Background: an optimization exercise with open tools, aiming at small area, a short achievable clock period and few clock cycles per item. Do not read the settings as production practice.
Function was checked by simulation only, so behaviour that the tests miss may differ from the original.
Power figures rest on the tool's default switching activity, not on a simulated workload.

## config.mk

```make
export PLATFORM = sky130hd
export DESIGN_NAME = rvcpu_single_issue
export DESIGN_NICKNAME = rvcpu_single_issue
export VERILOG_FILES = /design/flow/design.v
export SDC_FILE = /design/flow/constraint.sdc
export NUM_CORES = 8
export LEC_CHECK = 0
export CAP_MARGIN = 20
export CORE_MARGIN = 2
export CORE_UTILIZATION = 40
export SLEW_MARGIN = 20
```

## design.v

```verilog
module si_inst_fetch #(
    parameter PC_START  = 32'h8000_0000, 
    parameter INST_DW   = 32,
    parameter INST_AW   = 32
)(
    input                   clk,
    input                   rst,
    input                   control_en_i,
    input   [INST_AW-1:0]   control_pc_i,
    output  [INST_AW-1:0]   current_pc_o,
    output                  inst_en_o,
    output  [INST_AW-1:0]   inst_addr_o,
    input   [INST_DW-1:0]   inst_i,
    output  [INST_DW-1:0]   inst_o
);
reg [INST_AW-1:0]   pc ;
reg [INST_AW-1:0]   addr ;
always @( posedge clk ) begin
    if( rst == 1'b1 ) begin
        pc <= PC_START ;
        addr <= PC_START ;
    end else begin
        if( control_en_i ) begin
            pc <= control_pc_i + 4 ;
            addr <= control_pc_i ;
        end else begin
            pc <= pc + 4 ;
            addr <= pc ;
        end
    end
end
assign current_pc_o = addr ;
assign inst_addr_o = addr ;
assign inst_en_o = ( rst != 1'b1 ) ;
assign inst_o = inst_i ;
endmodule
module si_inst_decode #(
    parameter INST_DW   = 32,
    parameter INST_AW   = 32,
    parameter MEM_AW    = 32,
    parameter REG_DW    = 32,
    parameter REG_AW    = 5,
    parameter ALUOP_DW  = 5
) (
    input                   clk,
    input                   rst,
    input   [INST_DW-1:0]   inst_i,
    output  reg             rs1_en_o,
    output  reg[REG_AW-1:0]    rs1_addr_o,
    input   [REG_DW-1:0]    rs1_dout_i,
    output  reg             rs2_en_o,
    output  [REG_AW-1:0]    rs2_addr_o,
    input   [REG_DW-1:0]    rs2_dout_i,
    output  reg[ALUOP_DW-1:0]  alu_opcode_o,
    output  reg[REG_DW-1:0]    operand_1_o,
    output  reg[REG_DW-1:0]    operand_2_o,
    output                  branch_en_o,
    output  reg[INST_AW-1:0]   branch_offset_o,
    output                  jump_en_o,
    output  reg[INST_AW-1:0]   jump_offset_o,
    output  reg             mem_ren_o,
    output  reg             mem_wen_o,
    output  [INST_DW-1:0]   mem_din_o,
    output  reg             id_wb_en_o,
    output  reg             id_wb_sel_o,
    output  [REG_AW-1:0]    id_wb_addr_o 
);
localparam ALU_OP_NOP   = 5'd0 ;
localparam ALU_OP_ADD   = 5'd1 ;
localparam ALU_OP_MUL   = 5'd2 ;
localparam ALU_OP_BNE   = 5'd3 ;
localparam ALU_OP_JAL   = 5'd4 ;
localparam ALU_OP_LUI   = 5'd5 ;
localparam ALU_OP_AUIPC = 5'd6 ;
localparam ALU_OP_AND   = 5'd7 ;
localparam ALU_OP_SLL   = 5'd8 ;
localparam ALU_OP_SLT   = 5'd9 ;
localparam ALU_OP_BLT   = 5'd10 ;
wire [6:0] opcode = inst_i[6:0];
wire [2:0] funct3 = inst_i[14:12];
wire [6:0] funct7 = inst_i[31:25];
wire [4:0] rs1 = inst_i[19:15];
wire [4:0] rs2 = inst_i[24:20];
wire [4:0] rd = inst_i[11:7];
reg [31:0] imm_gen;
assign rs1_en_o = 1'b1;
assign rs1_addr_o = rs1;
assign rs2_addr_o = rs2;
assign id_wb_addr_o = rd;
assign branch_offset_o = imm_gen;
assign jump_offset_o = imm_gen;
assign mem_din_o = rs2_dout_i;
always@(*)begin
    case(opcode)
        7'b0110011: begin 
            rs2_en_o = 1'b1;
            operand_1_o = rs1_dout_i;
            operand_2_o = rs2_dout_i;
            mem_ren_o = 1'b0;
            mem_wen_o = 1'b0;
            id_wb_en_o = 1'b1;
            id_wb_sel_o = 1'b0;
            imm_gen = 32'h0;
            branch_en_o = 1'b0;
            jump_en_o = 1'b0;
            case(funct3) 
                3'b000: begin  
                    case(funct7)
                        7'b0000000: alu_opcode_o = ALU_OP_ADD;
                        7'b0000001: alu_opcode_o = ALU_OP_MUL;
                        default: alu_opcode_o = ALU_OP_NOP;
                    endcase
                end
                3'b111: alu_opcode_o = ALU_OP_AND; 
                3'b001: alu_opcode_o = ALU_OP_SLL;  
                default: alu_opcode_o = ALU_OP_NOP;
            endcase
        end
        7'b0010011: begin 
            rs2_en_o = 1'b0;
            operand_1_o = rs1_dout_i;
            operand_2_o = imm_gen;
            mem_ren_o = 1'b0;
            mem_wen_o = 1'b0;
            id_wb_en_o = 1'b1;
            id_wb_sel_o = 1'b0;
            branch_en_o = 1'b0;
            jump_en_o = 1'b0;
            case(funct3)
                3'b000: begin 
                    alu_opcode_o = ALU_OP_ADD;
                    imm_gen = {{20{inst_i[31]}}, inst_i[31:20]};
                end
                3'b010: begin 
                    alu_opcode_o = ALU_OP_SLT;
                    imm_gen = {{27{1'b0}}, inst_i[24:20]};
                end
                default: begin
                    alu_opcode_o = ALU_OP_NOP;
                    imm_gen = 32'h0;
                end
            endcase
        end
        7'b0000011: begin 
            rs2_en_o = 1'b0;
            operand_1_o = rs1_dout_i;
            operand_2_o = imm_gen;
            mem_ren_o = 1'b1;
            mem_wen_o = 1'b0;
            id_wb_en_o = 1'b1;
            id_wb_sel_o = 1'b1;
            branch_en_o = 1'b0;
            jump_en_o = 1'b0;
            case(funct3)
                3'b010: begin 
                    alu_opcode_o = ALU_OP_ADD;
                    imm_gen = {{20{1'b0}}, inst_i[31:20]};
                end
                default: begin
                    alu_opcode_o = ALU_OP_NOP;
                    imm_gen = 32'h0;
                end
            endcase
        end
        7'b0100011: begin 
            rs2_en_o = 1'b1;
            operand_1_o = rs1_dout_i;
            operand_2_o = imm_gen;
            mem_ren_o = 1'b0;
            mem_wen_o = 1'b1;
            id_wb_en_o = 1'b0;
            id_wb_sel_o = 1'b0;
            branch_en_o = 1'b0;
            jump_en_o = 1'b0;
            case(funct3)
                3'b010: begin  
                    alu_opcode_o = ALU_OP_ADD;
                    imm_gen = {{20{1'b0}}, inst_i[31:25], inst_i[11:7]};
                end
                default: begin
                    alu_opcode_o = ALU_OP_NOP;
                    imm_gen = 32'h0;
                end
            endcase
        end
        7'b1100011: begin  
            rs2_en_o = 1'b1;
            operand_1_o = rs1_dout_i;
            operand_2_o = rs2_dout_i;
            mem_ren_o = 1'b0;
            mem_wen_o = 1'b0;
            id_wb_en_o = 1'b0;
            id_wb_sel_o = 1'b0;
            branch_en_o = 1'b1;
            jump_en_o = 1'b0;
            case(funct3)
                3'b001: begin  
                    alu_opcode_o = ALU_OP_BNE;
                    imm_gen = {{19{inst_i[31]}}, inst_i[31], inst_i[7], inst_i[30:25], inst_i[11:8], 1'b0};
                end
                3'b100: begin  
                    alu_opcode_o = ALU_OP_BLT;
                    imm_gen = {{19{inst_i[31]}}, inst_i[31], inst_i[7], inst_i[30:25], inst_i[11:8], 1'b0};
                end
                default: begin
                    alu_opcode_o = ALU_OP_NOP;
                    imm_gen = 32'h0;
                end
            endcase
        end
        7'b0110111: begin  
            rs2_en_o = 1'b0;
            operand_1_o = rs1_dout_i;
            operand_2_o = imm_gen;
            mem_ren_o = 1'b0;
            mem_wen_o = 1'b0;
            id_wb_en_o = 1'b1;
            id_wb_sel_o = 1'b0;
            branch_en_o = 1'b0;
            jump_en_o = 1'b0;
            alu_opcode_o = ALU_OP_LUI;
            imm_gen = {inst_i[31:12], {12{1'b0}}};
        end
        7'b1101111: begin  
            rs2_en_o = 1'b0;
            operand_1_o = rs1_dout_i;
            operand_2_o = imm_gen;
            mem_ren_o = 1'b0;
            mem_wen_o = 1'b0;
            id_wb_en_o = 1'b1;
            id_wb_sel_o = 1'b0;
            branch_en_o = 1'b0;
            jump_en_o = 1'b1;
            alu_opcode_o = ALU_OP_JAL;
            imm_gen = {{11{inst_i[31]}}, inst_i[31], inst_i[19:12], inst_i[20], inst_i[30:21], 1'b0};
        end
        default: begin
            rs2_en_o = 1'b0;
            operand_1_o = 32'h0;
            operand_2_o = 32'h0;
            mem_ren_o = 1'b0;
            mem_wen_o = 1'b0;
            id_wb_en_o = 1'b0;
            id_wb_sel_o = 1'b0;
            branch_en_o = 1'b0;
            jump_en_o = 1'b0;
            alu_opcode_o = ALU_OP_NOP;
            imm_gen = 32'h0;
        end
    endcase
end
endmodule 
module si_alu #(
    parameter PC_START  = 32'h8000_0000, 
    parameter INST_DW   = 32,
    parameter INST_AW   = 32,
    parameter REG_DW    = 32,
    parameter ALUOP_DW  = 5
)(
    input                   clk,
    input                   rst,
    input   [ALUOP_DW-1:0]  alu_opcode_i,
    input   [REG_DW-1:0]    operand_1_i,
    input   [REG_DW-1:0]    operand_2_i,
    output  reg[REG_DW-1:0]    alu_result_o,
    input   [INST_AW-1:0]   current_pc_i,
    input                   branch_en_i,
    input   [INST_AW-1:0]   branch_offset_i,
    input                   jump_en_i,
    input   [INST_AW-1:0]   jump_offset_i,
    output  reg            control_en_o,
    output  reg[INST_AW-1:0]   control_pc_o
);
localparam ALU_OP_NOP   = 5'd0 ;
localparam ALU_OP_ADD   = 5'd1 ;
localparam ALU_OP_MUL   = 5'd2 ;
localparam ALU_OP_BNE   = 5'd3 ;
localparam ALU_OP_JAL   = 5'd4 ;
localparam ALU_OP_LUI   = 5'd5 ;
localparam ALU_OP_AUIPC = 5'd6 ;
localparam ALU_OP_AND   = 5'd7 ;
localparam ALU_OP_SLL   = 5'd8 ;
localparam ALU_OP_SLT   = 5'd9 ;
localparam ALU_OP_BLT   = 5'd10 ;
always@(*)begin
    case (alu_opcode_i)
        ALU_OP_NOP: begin
            alu_result_o = 32'h0;
            control_en_o = 1'b0;
            control_pc_o = current_pc_i;
        end
        ALU_OP_ADD: begin
            alu_result_o = operand_1_i + operand_2_i;
            control_en_o = 1'b0;
            control_pc_o = current_pc_i;
        end
        ALU_OP_MUL: begin
            alu_result_o = operand_1_i * operand_2_i;
            control_en_o = 1'b0;
            control_pc_o = current_pc_i;
        end
        ALU_OP_BNE: begin
            alu_result_o = 32'h0;
            control_en_o = branch_en_i && (operand_1_i != operand_2_i);
            control_pc_o = current_pc_i + branch_offset_i;
        end
        ALU_OP_JAL: begin
            alu_result_o = current_pc_i + 4;
            control_en_o = 1'b1;
            control_pc_o = current_pc_i + jump_offset_i;
        end
        ALU_OP_LUI: begin
            alu_result_o = operand_2_i;
            control_en_o = 1'b0;
            control_pc_o = current_pc_i;
        end
        ALU_OP_AUIPC: begin
            alu_result_o = current_pc_i + operand_2_i;
            control_en_o = 1'b0;
            control_pc_o = current_pc_i;
        end
        ALU_OP_AND: begin
            alu_result_o = operand_1_i & operand_2_i;
            control_en_o = 1'b0;
            control_pc_o = current_pc_i;
        end
        ALU_OP_SLL: begin
            alu_result_o = operand_1_i << operand_2_i;
            control_en_o = 1'b0;
            control_pc_o = current_pc_i;
        end
        ALU_OP_SLT: begin
            alu_result_o = (operand_1_i < operand_2_i) ? 32'h1 : 32'h0;
            control_en_o = 1'b0;
            control_pc_o = current_pc_i;
        end
        ALU_OP_BLT: begin
            alu_result_o = 32'h0;
            control_en_o = branch_en_i && (operand_1_i < operand_2_i);
            control_pc_o = current_pc_i + branch_offset_i;
        end
        default: begin
            alu_result_o = 32'h0;
            control_en_o = 1'b0;
            control_pc_o = current_pc_i;
        end
    endcase
end
endmodule 
module si_mem_access #(
    parameter MEM_DW = 32,
    parameter MEM_AW = 32,
    parameter RAM_DW = 32,
    parameter RAM_AW = 32
)(
    input                   clk,
    input                   rst,
    input                   mem_ren_i,
    input                   mem_wen_i,
    input   [MEM_AW-1:0]    mem_addr_i,
    input   [MEM_DW-1:0]    mem_din_i,
    output  [MEM_DW-1:0]    mem_dout_o,
    output                  ram_ren_o,
    output                  ram_wen_o,
    output  [RAM_AW-1:0]    ram_addr_o,
    output  [RAM_DW-1:0]    ram_mask_o,
    output  [RAM_DW-1:0]    ram_din_o,
    input   [RAM_DW-1:0]    ram_dout_i
);
assign ram_ren_o = mem_ren_i ;
assign ram_wen_o = mem_wen_i ;
assign ram_addr_o = mem_addr_i ;
assign ram_mask_o = {(RAM_DW){1'b1}} ;
assign ram_din_o = mem_din_i ;
assign mem_dout_o = ram_dout_i ;
endmodule
module si_write_back #(
    parameter REG_DW = 32,
    parameter REG_AW = 5
)(
    input                   clk,
    input                   rst,
    input                   id_wb_en_i,
    input   [REG_AW-1:0]    id_wb_addr_i,
    input                   id_wb_sel_i,
    input   [REG_DW-1:0]    alu_result_i,
    input   [REG_DW-1:0]    mem_result_i,
    output                  wb_en_o,
    output  [REG_AW-1:0]    wb_addr_o,
    output  [REG_DW-1:0]    wb_data_o
);
assign wb_en_o      =   (rst == 1'b1)   ? 0 : id_wb_en_i ;
assign wb_addr_o    =   (rst == 1'b1)   ? 0 : id_wb_addr_i ;
assign wb_data_o    =   (rst == 1'b1)   ? 0 : 
                        (id_wb_sel_i)   ? mem_result_i  :   alu_result_i ;
endmodule
module si_regfile #(
    parameter REG_DW    = 32,
    parameter REG_AW    = 5
)(
    input                       clk,
    input                       rst,
    input                       wb_en_i,
    input       [REG_AW-1:0]    wb_addr_i,
    input       [REG_DW-1:0]    wb_data_i,
    input                       rs1_en_i,
    input       [REG_AW-1:0]    rs1_addr_i,
    output reg  [REG_DW-1:0]    rs1_data_o,
    input                       rs2_en_i,
    input       [REG_AW-1:0]    rs2_addr_i,
    output reg  [REG_DW-1:0]    rs2_data_o
);
integer i ;
reg [REG_DW-1:0] regfile [2**REG_AW-1:0] ;
always @(posedge clk ) begin
    if ( rst == 1'b1 ) begin
        for(i=0; i<2**REG_AW; i=i+1) begin
            regfile[ i ] <= {(REG_DW){1'b0}} ;
        end
    end else begin
        if ( (wb_en_i == 1'b1) && (wb_addr_i != 0) ) begin
            regfile[ wb_addr_i ] <= wb_data_i ;
        end 
    end
end
always @(*) begin
    if( rst == 1'b1 ) begin
        rs1_data_o = {(REG_DW){1'b0}} ;
    end else begin
        if ( rs1_en_i ) begin
            rs1_data_o = regfile[ rs1_addr_i ] ;
        end else begin
            rs1_data_o = {(REG_DW){1'b0}} ;
        end
    end
end
always @(*) begin
    if( rst == 1'b1 ) begin
        rs2_data_o = {(REG_DW){1'b0}} ;
    end else begin
        if ( rs2_en_i ) begin
            rs2_data_o = regfile[ rs2_addr_i ] ;
        end else begin
            rs2_data_o = {(REG_DW){1'b0}} ;
        end
    end
end
endmodule
module rvcpu_single_issue #(
    parameter PC_START  = 32'h8000_0000, 
    parameter INST_DW   = 32,
    parameter INST_AW   = 32,
    parameter MEM_DW    = 32,
    parameter MEM_AW    = 32,
    parameter RAM_DW    = 32,
    parameter RAM_AW    = 32,
    parameter REG_DW    = 32,
    parameter REG_AW    = 5,
    parameter ALUOP_DW  = 5
)(
    input                   clk,
    input                   rst,
    output                  inst_en_o,
    output  [INST_AW-1:0]   inst_addr_o,
    input   [INST_DW-1:0]   inst_i,
    output                  ram_ren_o,
    output                  ram_wen_o,
    output  [RAM_AW-1:0]    ram_addr_o,
    output  [RAM_DW-1:0]    ram_mask_o,
    output  [RAM_DW-1:0]    ram_din_o,
    input   [RAM_DW-1:0]    ram_dout_i
);
wire    [INST_DW-1:0]   inst            ;
wire    [ALUOP_DW-1:0]  alu_opcode      ;
wire    [REG_DW-1:0]    operand_1       ;
wire    [REG_DW-1:0]    operand_2       ;
wire                    branch_en       ;
wire    [INST_AW-1:0]   branch_offset   ;
wire                    jump_en         ;
wire    [INST_AW-1:0]   jump_offset     ;
wire                    mem_ren         ;
wire                    mem_wen         ;
wire                    id_wb_en        ;
wire                    id_wb_sel       ;
wire    [REG_AW-1:0]    id_wb_addr      ;
wire                    control_en      ;
wire    [INST_AW-1:0]   control_pc      ;
wire    [INST_AW-1:0]   current_pc      ;
wire    [REG_DW-1:0]    alu_result      ;
wire    [MEM_AW-1:0]    mem_addr        ;
wire    [MEM_DW-1:0]    mem_dout        ;
wire    [MEM_DW-1:0]    mem_din         ;
wire                    wb_en           ;
wire    [REG_AW-1:0]    wb_addr         ;
wire    [REG_DW-1:0]    wb_data         ;
wire                    rs1_en          ;
wire    [REG_AW-1:0]    rs1_addr        ;
wire    [REG_DW-1:0]    rs1_data        ;
wire                    rs2_en          ;
wire    [REG_AW-1:0]    rs2_addr        ;
wire    [REG_DW-1:0]    rs2_data        ;
si_inst_fetch #(
    .PC_START       ( PC_START      ),
    .INST_DW        ( INST_DW       ),
    .INST_AW        ( INST_AW       )
) SI_IF (
    .clk            ( clk           ),
    .rst            ( rst           ),
    .control_en_i   ( control_en    ),
    .control_pc_i   ( control_pc    ),
    .current_pc_o   ( current_pc    ),
    .inst_en_o      ( inst_en_o     ),
    .inst_addr_o    ( inst_addr_o   ),
    .inst_i         ( inst_i        ),
    .inst_o         ( inst          )
);
si_inst_decode #(
    .INST_DW        ( INST_DW       ),
    .INST_AW        ( INST_AW       ),
    .MEM_AW         ( MEM_AW        ),
    .REG_DW         ( REG_DW        ),
    .REG_AW         ( REG_AW        ),
    .ALUOP_DW       ( ALUOP_DW      )
) SI_ID (
    .clk            ( clk           ),
    .rst            ( rst           ),
    .inst_i         ( inst          ),
    .rs1_en_o       ( rs1_en        ),
    .rs1_addr_o     ( rs1_addr      ),
    .rs1_dout_i     ( rs1_data      ),
    .rs2_en_o       ( rs2_en        ),
    .rs2_addr_o     ( rs2_addr      ),
    .rs2_dout_i     ( rs2_data      ),
    .alu_opcode_o   ( alu_opcode    ),
    .operand_1_o    ( operand_1     ),
    .operand_2_o    ( operand_2     ),
    .branch_en_o    ( branch_en     ),
    .branch_offset_o( branch_offset ),
    .jump_en_o      ( jump_en       ),
    .jump_offset_o  ( jump_offset   ),
    .mem_ren_o      ( mem_ren       ),
    .mem_wen_o      ( mem_wen       ),
    .mem_din_o      ( mem_din       ),
    .id_wb_en_o     ( id_wb_en      ),
    .id_wb_sel_o    ( id_wb_sel     ),
    .id_wb_addr_o   ( id_wb_addr    )
);
si_alu #(
    .PC_START       ( PC_START      ),
    .INST_DW        ( INST_DW       ),
    .INST_AW        ( INST_AW       ),
    .REG_DW         ( REG_DW        ),
    .ALUOP_DW       ( ALUOP_DW      )
) SI_ALU (
    .clk            ( clk           ),
    .rst            ( rst           ),
    .alu_opcode_i   ( alu_opcode    ),
    .operand_1_i    ( operand_1     ),
    .operand_2_i    ( operand_2     ),
    .alu_result_o   ( alu_result    ),
    .current_pc_i   ( current_pc    ),
    .branch_en_i    ( branch_en     ),
    .branch_offset_i( branch_offset ),
    .jump_en_i      ( jump_en       ),
    .jump_offset_i  ( jump_offset   ),
    .control_en_o   ( control_en    ),
    .control_pc_o   ( control_pc    )
);
assign mem_addr = alu_result ;
si_mem_access #(
    .MEM_DW         ( MEM_DW        ),
    .MEM_AW         ( MEM_AW        ),
    .RAM_DW         ( RAM_DW        ),
    .RAM_AW         ( RAM_AW        )
) SI_MEM (
    .clk            ( clk           ),
    .rst            ( rst           ),
    .mem_ren_i      ( mem_ren       ),
    .mem_wen_i      ( mem_wen       ),
    .mem_addr_i     ( mem_addr      ),
    .mem_din_i      ( mem_din       ),
    .mem_dout_o     ( mem_dout      ),
    .ram_ren_o      ( ram_ren_o     ),
    .ram_wen_o      ( ram_wen_o     ),
    .ram_addr_o     ( ram_addr_o    ),
    .ram_mask_o     ( ram_mask_o    ),
    .ram_din_o      ( ram_din_o     ),
    .ram_dout_i     ( ram_dout_i    )
);
si_write_back #(
    .REG_DW         ( REG_DW        ),
    .REG_AW         ( REG_AW        )
) SI_WB (
    .clk            ( clk           ),
    .rst            ( rst           ),
    .id_wb_en_i     ( id_wb_en      ),
    .id_wb_addr_i   ( id_wb_addr    ),
    .id_wb_sel_i    ( id_wb_sel     ),
    .alu_result_i   ( alu_result    ),
    .mem_result_i   ( mem_dout      ),
    .wb_en_o        ( wb_en         ),
    .wb_addr_o      ( wb_addr       ),
    .wb_data_o      ( wb_data       )
);
si_regfile #(
    .REG_DW         ( REG_DW        ),
    .REG_AW         ( REG_AW        )
) SI_REG (
    .clk            ( clk           ),
    .rst            ( rst           ),
    .wb_en_i        ( wb_en         ),
    .wb_addr_i      ( wb_addr       ),
    .wb_data_i      ( wb_data       ),
    .rs1_en_i       ( rs1_en        ),
    .rs1_addr_i     ( rs1_addr      ),
    .rs1_data_o     ( rs1_data      ),
    .rs2_en_i       ( rs2_en        ),
    .rs2_addr_i     ( rs2_addr      ),
    .rs2_data_o     ( rs2_data      )
);
endmodule 
```

## run.sh

```bash
#!/bin/bash
# synth_recipe.tcl (not shown) runs the flow's synth.tcl, then flattens the netlist and writes it again
# the make line also repeats each setting of config.mk as NAME=value (left out here)
make -C /OpenROAD-flow-scripts/flow DESIGN_CONFIG=/design/flow/config.mk WORK_HOME=/design/flow/orfs CLKGATE_MAP_FILE= SYNTH_SCRIPT=/design/flow/synth_recipe.tcl finish
```

## constraint.sdc

```tcl
create_clock -name core_clock -period 22.0 [get_ports {clk}]
set_input_delay 4.4000 -clock core_clock [delete_from_list [all_inputs] [get_ports {clk}]]
set_output_delay 4.4000 -clock core_clock [all_outputs]
set_load 0.01 [all_outputs]
```

### Clock distribution

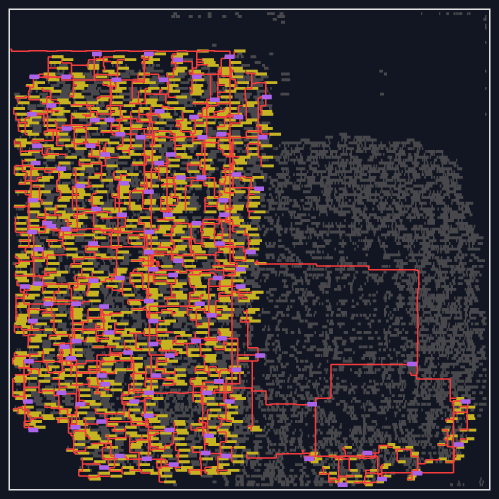
Purple is clock-net drivers, count 117. Yellow is flip-flops, count 1088. Red is clock wires, length 15100 um.
There are 118 routed clock nets.

### Signal wires on met2

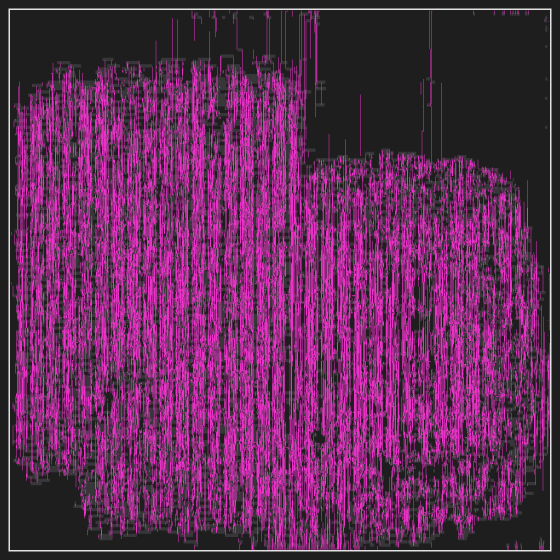
The wires run mostly vertical. 6681 nets have wire on it.
DR vias: 62600
met2 usage: 0.519
Post-Route WL: 346000 um

==> impl_results.md <==
* Status: finished clean
* Post-cts resize count at 0
* GR Util met1 at 0.418
* Most frequent CP cell: fa_1
* Fin Setup TNS at 0 ps
* Slew Limit Fails at 0
* Vias in the first global route at 62200
* DRC errors left at 0
* Total power at 0.00505 W
* Share of cells above drive strength 1 at 0.174
* Synth area leader: edfxtp_1
* Core Area at 201000 um2
* Netlist Area Pre-Place at 80900 um2
* Antenna Violating Nets Remaining at 0
* Most common cell after layout, fill and taps aside: nor2_1
* Total GRT Usage at 0.334
* Syn_area_per_cell at 11.6 um2
* CP max-delay cell: a22oi_2
* Initial drt markers at 9151
* Minimum clock period at 21140 ps
* Setup Buffers After CTS at 0
* HPWL after detailed placement at 236000 um
* Max Cap Viol at 0
* Final period util at 0.961
* TritonCTS clock tree: built
* # setup viols final at 0
* GP Congestion at 1.01
* Slew @ Worst Pin at 1260 ps
* First-pass GRT wire length at 483000 um
* Synthesized flop and latch total at 1088
* Worst-path clk slew at 100 ps
* Crit-path max FO at 81
* Worst R2R Setup Slack at 9500 ps
* CTS buffer count at 117
* Largest net degree at the start of global routing at 82
* Worst Setup End Kind: primary output
Testbench counts, summed over its fixed seeds: cycles 37,540, programs 72.
==> logic make-up after synthesis <==
logic type | after synthesis | synth area share
DFF | 1088 | 0.396
and+or+nand+nor | 2346 | 0.126
muxes | 808 | 0.189
buffers and inverters | 1164 | 0.0634
adders and majority gates | 661 | 0.140
xor gates and xnor gates | 175 | 0.0197
AOI/OAI and AO/OA | 719 | 0.0658
other | 2 | 0.0000929
==> layer usage <==
layer	part of all wire	wire, um	vias up
met4	0.079	27400	18
met1	0.36	123000	32000
met3	0.12	40200	1209
li1	-	-	25000
met5	0.00028	96	-
met2	0.45	156000	4440
==> final cells by class <==
class / count / area [um2]
antenna: 3 / 7.51
clock buffer: 144 / 3030
clock inverter: 70 / 928
fill: 18700 / 112000
inverter: 578 / 2170
multi-input combinational: 4773 / 44600
sequential: 1088 / 32000
tap: 2672 / 3340
timing repair buffer: 422 / 3810
==> critical path, delay by kind of cell <==
family | cells | cell delay (ps)
buf+inv | 8 | 3060
compound gates | 3 | 1600
xor+xnor | 10 | 2520
simple gates | 4 | 1280
fa+ha+maj | 8 | 3760
==> metrics by stage <==
step / setup WS, ps / util / instances / hold WS (ps) / cell area, um2
after global routing: 528 / 0.446 / 9747 / 477 / 90000
final: 855 / 0.446 / 9750 / 470 / 90000
after CTS: 1100 / 0.445 / 9738 / 467 / 89700
after floorplan: 2950 / - / 7025 / 431 / 81100
after global placement: 1100 / 0.425 / 9523 / 451 / 85700
after detailed placement: 1150 / 0.426 / 9524 / 454 / 85800
==> cells in the mapped netlist, drive strengths merged (9+ instances only) <==
master,count
a31oi,14
fa,410
dfxtp,64
xnor2,121
mux2i,211
o21bai,29
xor2,50
a21boi,10
ha,251
o221ai,12
a211oi,56
a22oi,93
o22ai,16
clkbuf,316
or3,18
edfxtp,1024
and3,25
a21oi,153
clkinv,11
a222oi,24
a221o,9
a22o,22
nand2,456
nor3,276
nor2,1227
buf,270
a21o,68
o21ai,79
mux2,34
nand3,92
nor2b,44
inv,567
nor3b,38
and2,43
mux4,563
o31ai,13
or2,9
nor4,18
o211ai,12
nand2b,19
o21a,19
nand4,42
==> registers in the layout (all words and copies together), names as in the netlist <==
signal,count
SI_REG.regfile,1024
SI_IF.addr,32
SI_IF.pc,32
==> where the power goes <==
group	internal (W)	switching [W]	total (W)
logic	0.000216	0.000365	0.000581
clock network	0.00120	0.000897	0.00210
registers	0.00233	0.0000366	0.00237
total	0.00375	0.00130	0.00505
==> path summary, 6_finish.rpt <==
check,start,end,cells after the start
hold reg to reg,SI_IF.pc[1]$_SDFFE_PP0P_,SI_IF.pc[1]$_SDFFE_PP0P_,2
setup / recovery,inst_i[21],ram_addr_o[31],33
setup reg to reg,SI_REG.regfile[31][11]$_SDFFCE_PN0P_,SI_REG.regfile[5][27]$_SDFFCE_PN0P_,28
hold / removal,SI_IF.pc[1]$_SDFFE_PP0P_,SI_IF.pc[1]$_SDFFE_PP0P_,2

re-timing with driven ports:
How much do the figures lean on ideal ports? The routed layout below was timed once more, with nothing changed but the port constraints.
Step 1 (the two cells are an assumption about what drives the block):
set clk [get_ports {clk}]
set_driving_cell -lib_cell sky130_fd_sc_hd__clkbuf_16 $clk
set_driving_cell -lib_cell sky130_fd_sc_hd__buf_2 [delete_from_list [all_inputs] $clk]
Step 2 adds t to the input delays and takes it off the output delays; t is the mean of the earliest and latest rising clock arrival at the registers after step 1. Input paths then give back, and output paths get back, about the clock's delay inside the block.
a / b / c = ideal / step 1 / step 2; a / b = the first two.
shift t [ns]: 0.865
slack for setup (ns): 0.855 / 0.809 / 0.809
hold slack, ns: 0.470 / 0.470 / 0.470
After both steps this run still meets setup and hold. For this run, drivers alone change the setup slack by -0.046 ns; drivers and shift together by -0.046 ns.
